What follows belongs to an exercise in optimizing a design on an open flow for small area, a short achievable clock period and few clock cycles per item; a production flow would make more cautious choices. Only simulation tests tie the RTL to the original design; equivalence was not proved. Not every run is shown, and edits may drop behaviour that the tests do not exercise.

**design/flow/design.v**
```verilog
`timescale 1ns/1ps 
module PixelSolver (
  input               io_cmd_valid,
  output              io_cmd_ready,
  input      [27:0]   io_cmd_payload_x,
  input      [27:0]   io_cmd_payload_y,
  output              io_rsp_valid,
  input               io_rsp_ready,
  output     [5:0]    io_rsp_payload_iteration,
  input               clk,
  input               reset
);
  wire       [2:0]    _zz_Inserter_taskId_valueNext;
  wire       [0:0]    _zz_Inserter_taskId_valueNext_1;
  wire       [35:0]   _zz_Mulstage_output_payload_xx;
  wire       [55:0]   _zz_Mulstage_output_payload_xx_1;
  wire       [35:0]   _zz_Mulstage_output_payload_yy;
  wire       [55:0]   _zz_Mulstage_output_payload_yy_1;
  wire       [35:0]   _zz_Mulstage_output_payload_xy;
  wire       [55:0]   _zz_Mulstage_output_payload_xy_1;
  wire       [27:0]   _zz_AddStage_output_payload_x;
  wire       [28:0]   _zz_AddStage_output_payload_y;
  wire       [28:0]   _zz_AddStage_output_payload_y_1;
  wire       [28:0]   _zz_AddStage_output_payload_y_2;
  wire       [27:0]   _zz_AddStage_output_payload_done;
  wire       [27:0]   _zz_AddStage_output_payload_done_1;
  wire       [5:0]    _zz_AddStage_output_payload_iteration;
  wire       [0:0]    _zz_AddStage_output_payload_iteration_1;
  wire       [2:0]    _zz_Rounter_taskId_valueNext;
  wire       [0:0]    _zz_Rounter_taskId_valueNext_1;
  wire       [2:0]    Inserter_cmdContext_id;
  wire       [27:0]   Inserter_cmdContext_x0;
  wire       [27:0]   Inserter_cmdContext_y0;
  wire       [5:0]    Inserter_cmdContext_iteration;
  wire                Inserter_cmdContext_done;
  wire       [27:0]   Inserter_cmdContext_x;
  wire       [27:0]   Inserter_cmdContext_y;
  wire                Inserter_loopBack_valid;
  wire       [2:0]    Inserter_loopBack_payload_id;
  wire       [27:0]   Inserter_loopBack_payload_x0;
  wire       [27:0]   Inserter_loopBack_payload_y0;
  wire       [5:0]    Inserter_loopBack_payload_iteration;
  wire                Inserter_loopBack_payload_done;
  wire       [27:0]   Inserter_loopBack_payload_x;
  wire       [27:0]   Inserter_loopBack_payload_y;
  wire                Inserter_output_valid;
  reg        [2:0]    Inserter_output_payload_id;
  reg        [27:0]   Inserter_output_payload_x0;
  reg        [27:0]   Inserter_output_payload_y0;
  reg        [5:0]    Inserter_output_payload_iteration;
  reg                 Inserter_output_payload_done;
  reg        [27:0]   Inserter_output_payload_x;
  reg        [27:0]   Inserter_output_payload_y;
  wire                io_cmd_fire;
  reg                 Inserter_taskId_willIncrement;
  wire                Inserter_taskId_willClear;
  reg        [2:0]    Inserter_taskId_valueNext;
  reg        [2:0]    Inserter_taskId_value;
  wire                Inserter_taskId_willOverflowIfInc;
  wire                Inserter_taskId_willOverflow;
  reg                 Mulstage_input_valid;
  reg        [2:0]    Mulstage_input_payload_id;
  reg        [27:0]   Mulstage_input_payload_x0;
  reg        [27:0]   Mulstage_input_payload_y0;
  reg        [5:0]    Mulstage_input_payload_iteration;
  reg                 Mulstage_input_payload_done;
  reg        [27:0]   Mulstage_input_payload_x;
  reg        [27:0]   Mulstage_input_payload_y;
  wire                Mulstage_output_valid;
  wire       [2:0]    Mulstage_output_payload_id;
  wire       [27:0]   Mulstage_output_payload_x0;
  wire       [27:0]   Mulstage_output_payload_y0;
  wire       [5:0]    Mulstage_output_payload_iteration;
  wire                Mulstage_output_payload_done;
  wire       [27:0]   Mulstage_output_payload_xx;
  wire       [27:0]   Mulstage_output_payload_yy;
  wire       [27:0]   Mulstage_output_payload_xy;
  reg                 AddStage_input_valid;
  reg        [2:0]    AddStage_input_payload_id;
  reg        [27:0]   AddStage_input_payload_x0;
  reg        [27:0]   AddStage_input_payload_y0;
  reg        [5:0]    AddStage_input_payload_iteration;
  reg                 AddStage_input_payload_done;
  reg        [27:0]   AddStage_input_payload_xx;
  reg        [27:0]   AddStage_input_payload_yy;
  reg        [27:0]   AddStage_input_payload_xy;
  wire                AddStage_output_valid;
  wire       [2:0]    AddStage_output_payload_id;
  wire       [27:0]   AddStage_output_payload_x0;
  wire       [27:0]   AddStage_output_payload_y0;
  reg        [5:0]    AddStage_output_payload_iteration;
  reg                 AddStage_output_payload_done;
  wire       [27:0]   AddStage_output_payload_x;
  wire       [27:0]   AddStage_output_payload_y;
  reg                 Rounter_input_valid;
  reg        [2:0]    Rounter_input_payload_id;
  reg        [27:0]   Rounter_input_payload_x0;
  reg        [27:0]   Rounter_input_payload_y0;
  reg        [5:0]    Rounter_input_payload_iteration;
  reg                 Rounter_input_payload_done;
  reg        [27:0]   Rounter_input_payload_x;
  reg        [27:0]   Rounter_input_payload_y;
  wire                io_rsp_fire;
  reg                 Rounter_taskId_willIncrement;
  wire                Rounter_taskId_willClear;
  reg        [2:0]    Rounter_taskId_valueNext;
  reg        [2:0]    Rounter_taskId_value;
  wire                Rounter_taskId_willOverflowIfInc;
  wire                Rounter_taskId_willOverflow;
  assign _zz_Inserter_taskId_valueNext_1 = Inserter_taskId_willIncrement;
  assign _zz_Inserter_taskId_valueNext = {2'd0, _zz_Inserter_taskId_valueNext_1};
  assign _zz_Mulstage_output_payload_xx = (_zz_Mulstage_output_payload_xx_1 >>> 20);
  assign _zz_Mulstage_output_payload_xx_1 = ($signed(Mulstage_input_payload_x) * $signed(Mulstage_input_payload_x));
  assign _zz_Mulstage_output_payload_yy = (_zz_Mulstage_output_payload_yy_1 >>> 20);
  assign _zz_Mulstage_output_payload_yy_1 = ($signed(Mulstage_input_payload_y) * $signed(Mulstage_input_payload_y));
  assign _zz_Mulstage_output_payload_xy = (_zz_Mulstage_output_payload_xy_1 >>> 20);
  assign _zz_Mulstage_output_payload_xy_1 = ($signed(Mulstage_input_payload_x) * $signed(Mulstage_input_payload_y));
  assign _zz_AddStage_output_payload_x = ($signed(AddStage_input_payload_xx) - $signed(AddStage_input_payload_yy));
  assign _zz_AddStage_output_payload_y = ($signed(_zz_AddStage_output_payload_y_1) + $signed(_zz_AddStage_output_payload_y_2));
  assign _zz_AddStage_output_payload_y_1 = ({1'd0,AddStage_input_payload_xy} <<< 1);
  assign _zz_AddStage_output_payload_y_2 = {{1{AddStage_input_payload_y0[27]}}, AddStage_input_payload_y0};
  assign _zz_AddStage_output_payload_done = 28'h0400000;
  assign _zz_AddStage_output_payload_done_1 = ($signed(AddStage_input_payload_xx) + $signed(AddStage_input_payload_yy));
  assign _zz_AddStage_output_payload_iteration_1 = (! AddStage_output_payload_done);
  assign _zz_AddStage_output_payload_iteration = {5'd0, _zz_AddStage_output_payload_iteration_1};
  assign _zz_Rounter_taskId_valueNext_1 = Rounter_taskId_willIncrement;
  assign _zz_Rounter_taskId_valueNext = {2'd0, _zz_Rounter_taskId_valueNext_1};
  assign io_cmd_fire = (io_cmd_valid && io_cmd_ready);
  always @(*) begin
    Inserter_taskId_willIncrement = 1'b0;
    if(io_cmd_fire) begin
      Inserter_taskId_willIncrement = 1'b1;
    end
  end
  assign Inserter_taskId_willClear = 1'b0;
  assign Inserter_taskId_willOverflowIfInc = (Inserter_taskId_value == 3'b111);
  assign Inserter_taskId_willOverflow = (Inserter_taskId_willOverflowIfInc && Inserter_taskId_willIncrement);
  always @(*) begin
    Inserter_taskId_valueNext = (Inserter_taskId_value + _zz_Inserter_taskId_valueNext);
    if(Inserter_taskId_willClear) begin
      Inserter_taskId_valueNext = 3'b000;
    end
  end
  assign Inserter_cmdContext_id = Inserter_taskId_value;
  assign Inserter_cmdContext_x0 = io_cmd_payload_x;
  assign Inserter_cmdContext_y0 = io_cmd_payload_y;
  assign Inserter_cmdContext_x = 28'h0;
  assign Inserter_cmdContext_y = 28'h0;
  assign Inserter_cmdContext_iteration = 6'h0;
  assign Inserter_cmdContext_done = 1'b0;
  assign Inserter_output_valid = (io_cmd_valid || Inserter_loopBack_valid);
  always @(*) begin
    if(Inserter_loopBack_valid) begin
      Inserter_output_payload_id = Inserter_loopBack_payload_id;
    end else begin
      Inserter_output_payload_id = Inserter_cmdContext_id;
    end
  end
  always @(*) begin
    if(Inserter_loopBack_valid) begin
      Inserter_output_payload_x0 = Inserter_loopBack_payload_x0;
    end else begin
      Inserter_output_payload_x0 = Inserter_cmdContext_x0;
    end
  end
  always @(*) begin
    if(Inserter_loopBack_valid) begin
      Inserter_output_payload_y0 = Inserter_loopBack_payload_y0;
    end else begin
      Inserter_output_payload_y0 = Inserter_cmdContext_y0;
    end
  end
  always @(*) begin
    if(Inserter_loopBack_valid) begin
      Inserter_output_payload_iteration = Inserter_loopBack_payload_iteration;
    end else begin
      Inserter_output_payload_iteration = Inserter_cmdContext_iteration;
    end
  end
  always @(*) begin
    if(Inserter_loopBack_valid) begin
      Inserter_output_payload_done = Inserter_loopBack_payload_done;
    end else begin
      Inserter_output_payload_done = Inserter_cmdContext_done;
    end
  end
  always @(*) begin
    if(Inserter_loopBack_valid) begin
      Inserter_output_payload_x = Inserter_loopBack_payload_x;
    end else begin
      Inserter_output_payload_x = Inserter_cmdContext_x;
    end
  end
  always @(*) begin
    if(Inserter_loopBack_valid) begin
      Inserter_output_payload_y = Inserter_loopBack_payload_y;
    end else begin
      Inserter_output_payload_y = Inserter_cmdContext_y;
    end
  end
  assign io_cmd_ready = (! Inserter_loopBack_valid);
  assign Mulstage_output_valid = Mulstage_input_valid;
  assign Mulstage_output_payload_id = Mulstage_input_payload_id;
  assign Mulstage_output_payload_x0 = Mulstage_input_payload_x0;
  assign Mulstage_output_payload_y0 = Mulstage_input_payload_y0;
  assign Mulstage_output_payload_iteration = Mulstage_input_payload_iteration;
  assign Mulstage_output_payload_done = Mulstage_input_payload_done;
  assign Mulstage_output_payload_xx = _zz_Mulstage_output_payload_xx[27:0];
  assign Mulstage_output_payload_yy = _zz_Mulstage_output_payload_yy[27:0];
  assign Mulstage_output_payload_xy = _zz_Mulstage_output_payload_xy[27:0];
  assign AddStage_output_valid = AddStage_input_valid;
  assign AddStage_output_payload_id = AddStage_input_payload_id;
  assign AddStage_output_payload_x0 = AddStage_input_payload_x0;
  assign AddStage_output_payload_y0 = AddStage_input_payload_y0;
  always @(*) begin
    AddStage_output_payload_iteration = AddStage_input_payload_iteration;
    AddStage_output_payload_iteration = (AddStage_input_payload_iteration + _zz_AddStage_output_payload_iteration);
  end
  always @(*) begin
    AddStage_output_payload_done = AddStage_input_payload_done;
    AddStage_output_payload_done = ((AddStage_input_payload_done || ($signed(_zz_AddStage_output_payload_done) <= $signed(_zz_AddStage_output_payload_done_1))) || (AddStage_input_payload_iteration == 6'h3f));
  end
  assign AddStage_output_payload_x = ($signed(_zz_AddStage_output_payload_x) + $signed(AddStage_input_payload_x0));
  assign AddStage_output_payload_y = _zz_AddStage_output_payload_y[27:0];
  assign io_rsp_fire = (io_rsp_valid && io_rsp_ready);
  always @(*) begin
    Rounter_taskId_willIncrement = 1'b0;
    if(io_rsp_fire) begin
      Rounter_taskId_willIncrement = 1'b1;
    end
  end
  assign Rounter_taskId_willClear = 1'b0;
  assign Rounter_taskId_willOverflowIfInc = (Rounter_taskId_value == 3'b111);
  assign Rounter_taskId_willOverflow = (Rounter_taskId_willOverflowIfInc && Rounter_taskId_willIncrement);
  always @(*) begin
    Rounter_taskId_valueNext = (Rounter_taskId_value + _zz_Rounter_taskId_valueNext);
    if(Rounter_taskId_willClear) begin
      Rounter_taskId_valueNext = 3'b000;
    end
  end
  assign io_rsp_valid = ((Rounter_input_valid && Rounter_input_payload_done) && (Rounter_taskId_value == Rounter_input_payload_id));
  assign io_rsp_payload_iteration = Rounter_input_payload_iteration;
  assign Inserter_loopBack_valid = (Rounter_input_valid && ((! (Rounter_input_payload_done && (Rounter_taskId_value == Rounter_input_payload_id))) || (! io_rsp_ready)));
  assign Inserter_loopBack_payload_id = Rounter_input_payload_id;
  assign Inserter_loopBack_payload_x0 = Rounter_input_payload_x0;
  assign Inserter_loopBack_payload_y0 = Rounter_input_payload_y0;
  assign Inserter_loopBack_payload_iteration = Rounter_input_payload_iteration;
  assign Inserter_loopBack_payload_done = Rounter_input_payload_done;
  assign Inserter_loopBack_payload_x = Rounter_input_payload_x;
  assign Inserter_loopBack_payload_y = Rounter_input_payload_y;
  always @(posedge clk or posedge reset) begin
    if(reset) begin
      Inserter_taskId_value <= 3'b000;
      Mulstage_input_valid <= 1'b0;
      AddStage_input_valid <= 1'b0;
      Rounter_input_valid <= 1'b0;
      Rounter_taskId_value <= 3'b000;
    end else begin
      Inserter_taskId_value <= Inserter_taskId_valueNext;
      Mulstage_input_valid <= Inserter_output_valid;
      AddStage_input_valid <= Mulstage_output_valid;
      Rounter_input_valid <= AddStage_output_valid;
      Rounter_taskId_value <= Rounter_taskId_valueNext;
    end
  end
  always @(posedge clk) begin
    Mulstage_input_payload_id <= Inserter_output_payload_id;
    Mulstage_input_payload_x0 <= Inserter_output_payload_x0;
    Mulstage_input_payload_y0 <= Inserter_output_payload_y0;
    Mulstage_input_payload_iteration <= Inserter_output_payload_iteration;
    Mulstage_input_payload_done <= Inserter_output_payload_done;
    Mulstage_input_payload_x <= Inserter_output_payload_x;
    Mulstage_input_payload_y <= Inserter_output_payload_y;
    AddStage_input_payload_id <= Mulstage_output_payload_id;
    AddStage_input_payload_x0 <= Mulstage_output_payload_x0;
    AddStage_input_payload_y0 <= Mulstage_output_payload_y0;
    AddStage_input_payload_iteration <= Mulstage_output_payload_iteration;
    AddStage_input_payload_done <= Mulstage_output_payload_done;
    AddStage_input_payload_xx <= Mulstage_output_payload_xx;
    AddStage_input_payload_yy <= Mulstage_output_payload_yy;
    AddStage_input_payload_xy <= Mulstage_output_payload_xy;
    Rounter_input_payload_id <= AddStage_output_payload_id;
    Rounter_input_payload_x0 <= AddStage_output_payload_x0;
    Rounter_input_payload_y0 <= AddStage_output_payload_y0;
    Rounter_input_payload_iteration <= AddStage_output_payload_iteration;
    Rounter_input_payload_done <= AddStage_output_payload_done;
    Rounter_input_payload_x <= AddStage_output_payload_x;
    Rounter_input_payload_y <= AddStage_output_payload_y;
  end
endmodule
```
**design/flow/constraint.sdc**
```tcl
create_clock -name core_clock -period 10.0 [get_ports {clk}]
set_input_delay 2.0000 -clock core_clock [delete_from_list [all_inputs] [get_ports {clk}]]
set_output_delay 2.0000 -clock core_clock [all_outputs]
set_load 0.01 [all_outputs]
```
**design/flow/config.mk**
```make
export PLATFORM = sky130hd
export DESIGN_NAME = PixelSolver
export DESIGN_NICKNAME = PixelSolver
export VERILOG_FILES = /design/flow/design.v
export SDC_FILE = /design/flow/constraint.sdc
export NUM_CORES = 4
export LEC_CHECK = 0
export CAP_MARGIN = 20
export CORE_MARGIN = 2
export CORE_UTILIZATION = 40
export SLEW_MARGIN = 20
```
**design/flow/run.sh**
```bash
#!/bin/bash
# synth_recipe.tcl (not shown) runs the flow's synth.tcl, then flattens the netlist and writes it again
# the make line also repeats each setting of config.mk as NAME=value (left out here)
make -C /OpenROAD-flow-scripts/flow DESIGN_CONFIG=/design/flow/config.mk WORK_HOME=/design/flow/orfs CLKGATE_MAP_FILE= SYNTH_SCRIPT=/design/flow/synth_recipe.tcl finish
```
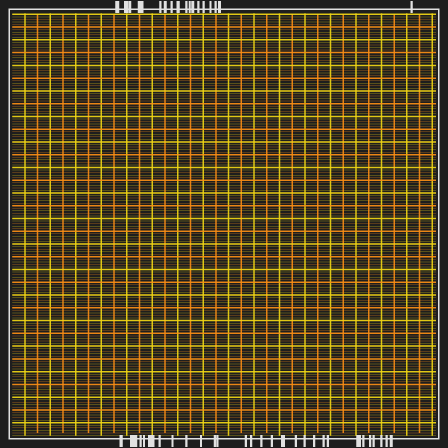
*Floorplan with the power grid, run 1*
Pins as bars on the die edge.
- yellow: VSS
- orange: VDD
- met1 rails: 166
- met5 straps: 33
- signal pins: 68
Core ar.: 0.203 mm^2
die width: 456 um

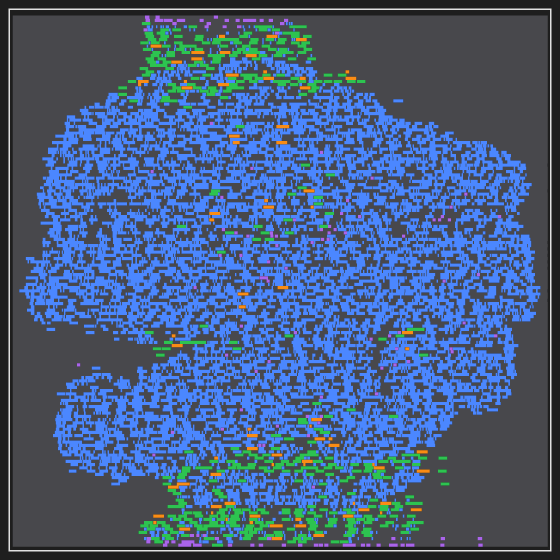
*Cell classes on the final placement, run 1*
Fill, decap, tap and diode cells in gray.
- purple: other buffers and delay cells (cells 142; share of their area 1.5%)
- green: flops (cells 401; share of their area 9.8%)
- orange: clock drivers and dummy loads (cells 78; share of their area 1.8%)
- blue: all other logic (cells 7637; share of their area 87%)
final instance area: 0.0867 mm^2
row count: 165
Seq/total area: 0.0940
final core utilization: 0.428

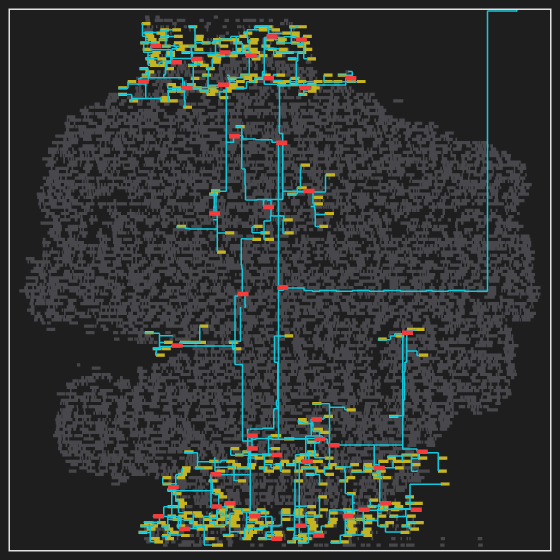
*Clock network drawn from the DEF, run 1*
- yellow: flip-flops (count 401)
- cyan: clock wires (length 6600 um)
- red: cells driving clock nets (count 45)
- routed clock nets: 46

==> metrics.md, run 1 <==
| Metric | Value |
|---|---|
| Cell count along the critical path | 24 |
| Final Slew Violations | 0 |
| Outcome | no timing/DRC/antenna violations |
| Seq cells post-synth | 401 |
| Worst path top cell family by delay | adder cells |
| Met2 WL | 102000 um |
| Most used DFF post-synth | dfxtp_1 |
| First-pass GRT wire length | 328000 um |
| Number of nets with antenna violations after routing | 0 |
| Clock edge transition at the registers on the reported setup and hold paths | 0.07 ns |
| GR Util met1 | 0.254 |
| Yosys warning count | 1 |
| Clk Latency, worst-skew pair | 0.64 ns |
| R2R depth | 24 |
| Total Nets Final | 11000 |
| Seq. cell area | 0.00816 mm^2 |
| Async S/R FF share, synth | 0.0224 |
| Netlist cell types | 76 |
| Most common cell on crit path | fa_1 |
| Met2 Use GR | 0.356 |
| Hold-critical path depth | 0 |
| Seq/Total Area, Yosys | 0.0987 |
| Layout cell share with drive strength beyond 1 | 0.0288 |
| CTS tree | done |
| DP HPWL | 159000 um |
| Multi-input combinational area share | 0.738 |
| Largest area contributor in the netlist | fa_1 |
| Layout area overhead | 6.06% |
| Worst hold start | Mulstage_input_payload_y0[9]$_DFF_P_ |
| Mux share of post-synthesis cell area | 0.000245 |
| Worst-path cell chain | nand2_1 > fa_1 > inv_1 > fa_1 > fa_1 > inv_1 > fa_1 > inv_1 > fa_1 > fa_1 > fa_1 > ha_1 > ha_1 > nor4_1 > o211ai_1 > o21ai_1 > a31oi_1 > o21ai_1 > a211oi_1 > a2111oi_4 > o21ai_2 > or2_1 > a21oi_2 > xnor2_1 |
| Clock-cell share of area | 0.0177 |
| Post-CTS sizing | 0 |
| Multi-input logic cell count | 5380 |
| Clock skew | 0.0487 ns |
| Slew margin rel. | 0.265 |
| 1st-iter DRT viols | 2207 |
| Setup TNS | 0 ns |
| Placed insts | 10900 |
| Met3 WL | 7470 um |
| Top-area cell type share of the netlist area | 0.508 |
| DR top layer | met5 |
| End point of the critical path | AddStage_input_payload_yy[26]$_DFF_P_ |
| Min Hold Slack | 0.318 ns |
| Post-synth EDFFs | 0 |
| Clkbuf count | 52 |
| DR vias/cell | 4.83 |
| Critical-path maximum fanout | 21 |
| Hold buffers post-CTS | 0 |
| Die ar. | 0.208 mm^2 |
| H-tree depth | 2 |
Testbench counts for the RTL of run 1, summed over its fixed seeds: cycles 333,935, pixels 8,192.
### Metal layers overlaid, run 1

Bar = 100 um. Only two layers are drawn.
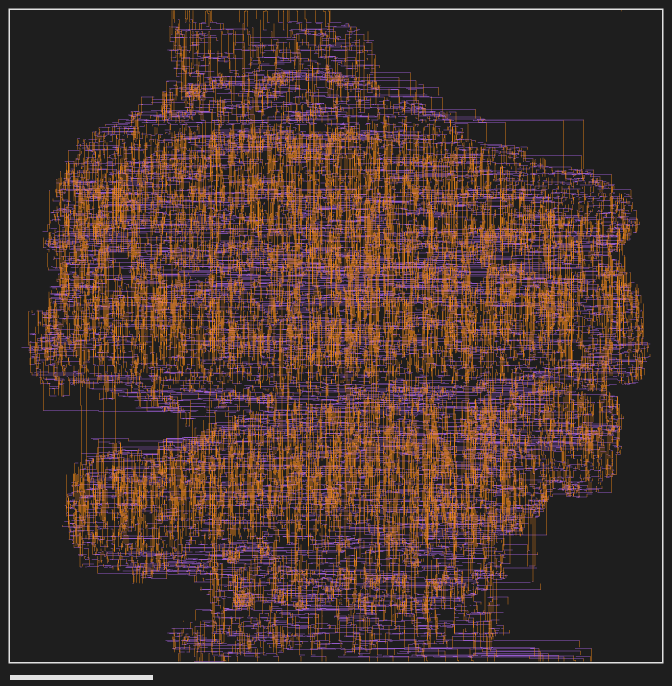

## Run 2: large edit since run 1, in outline
design/flow/design.v: 290 -> 3269 lines; modules unchanged: 0
  PixelSolver: edited, 289 -> 3269 lines
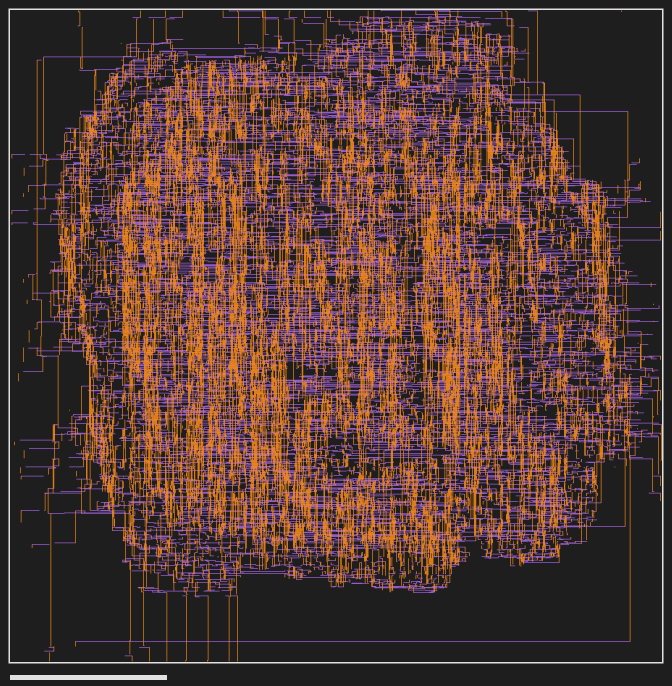
*Metal layers overlaid, run 2*
Bar = 100 um. Only two layers are drawn.
- orange: met2 (wire length 79.8 mm)
- purple: met1 (wire length 78.2 mm)
Vias: 43200
WL/cell: 19.1 um

==> metrics.md, run 2 <==
| Metric | Value |
|---|---|
| Top-area cell type share of the netlist area | 0.409 (-0.0988) |
| CTS tree | done |
| Seq cells post-synth | 565 (+41%) |
| Clkbuf count | 98 (+88%) |
| Final Slew Violations | 0 (unchanged) |
| Final core utilization | 0.432 (+0.00453) |
| Multi-input logic cell count | 3981 (-26%) |
| Met2 Use GR | 0.339 (-0.0167) |
| Number of nets with antenna violations after routing | 0 (unchanged) |
| Final instance area | 0.0723 mm^2 (-17%) |
| Row count | 150 (-9.1%) |
| DR vias/cell | 4.79 (-0.75%) |
| Die ar. | 0.172 mm^2 (-18%) |
| Hold-critical path depth | 0 (unchanged) |
| Async S/R FF share, synth | 0.0248 (+0.00233) |
| R2R depth | 15 (-38%) |
| Clock edge transition at the registers on the reported setup and hold paths | 0.08 ns (about the same) |
| Outcome | no timing/DRC/antenna violations |
| DR top layer | met5 |
| Core ar. | 0.167 mm^2 (-18%) |
| Post-synth EDFFs | 86 (+86) |
| Largest area contributor in the netlist | fa_1 |
| Die width | 414 um (-9.2%) |
| Mux share of post-synthesis cell area | 0.0329 (+0.0327) |
| Yosys warning count | 1 (unchanged) |
| H-tree depth | 3 (+1) |
| Worst path top cell family by delay | adder cells |
| Netlist cell types | 72 (-5.3%) |
| Met3 WL | 10400 um (+39%) |
| Setup TNS | 0 ns (unchanged) |
| Clock-cell share of area | 0.0331 (+0.0154) |
| DP HPWL | 120000 um (-25%) |
| Critical-path maximum fanout | 30 (+43%) |
| Layout area overhead | 7.40% |
| GR Util met1 | 0.296 (+0.0418) |
| Slew margin rel. | 0.327 (+0.0615) |
| 1st-iter DRT viols | 2556 (+16%) |
| Hold buffers post-CTS | 0 (unchanged) |
| Worst-path cell chain | buf_4 > nand2_1 > fa_1 > fa_1 > inv_1 > fa_1 > inv_1 > fa_1 > inv_1 > fa_1 > fa_1 > ha_1 > o211a_1 > a221oi_1 > o21ai_0 |
| Seq/total area | 0.170 (+0.0762) |
Testbench counts for the RTL of run 2, summed over its fixed seeds: cycles 256,306, pixels 8,192.
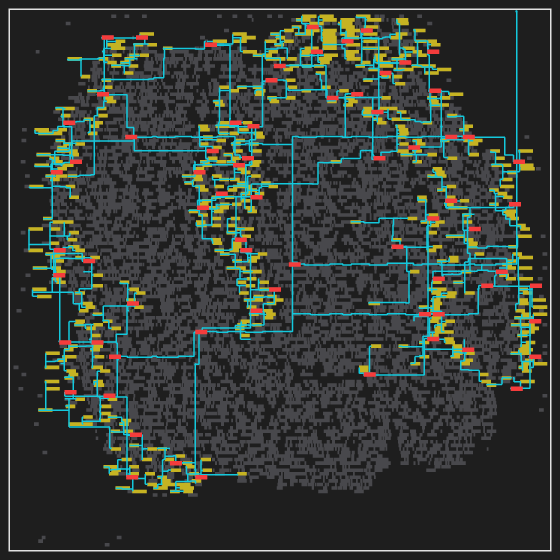
*Clock network drawn from the DEF, run 2*
Clk Latency, worst-skew pair: 0.69 ns
clock skew: 0.0474 ns

==> port drivers added, routing unchanged <==
No port has a modelled driver above. Below, the same layouts with a new extraction and two added sets of constraints.
Step 1 sets driving cells, clkbuf_16 on the clock port and buf_2 on the other inputs (assumed; they add their load-dependent delay and slew).
Step 2, shift: input delay + t, output delay - t, t = (earliest + latest rising clock arrival at the registers) / 2. This alone moves slack from input paths to output paths.
a / b / c = ideal ports / drivers / drivers and shift; a / b = the first two.
run	t, ns	setup WS [ns]	worst slew at a driven data input, ns
run 1	0.707	1.429 / 1.429 / 1.429	0.08
run 2	0.750	4.457 / 4.457 / 4.457	0.05
After both steps every run listed still meets setup and hold.
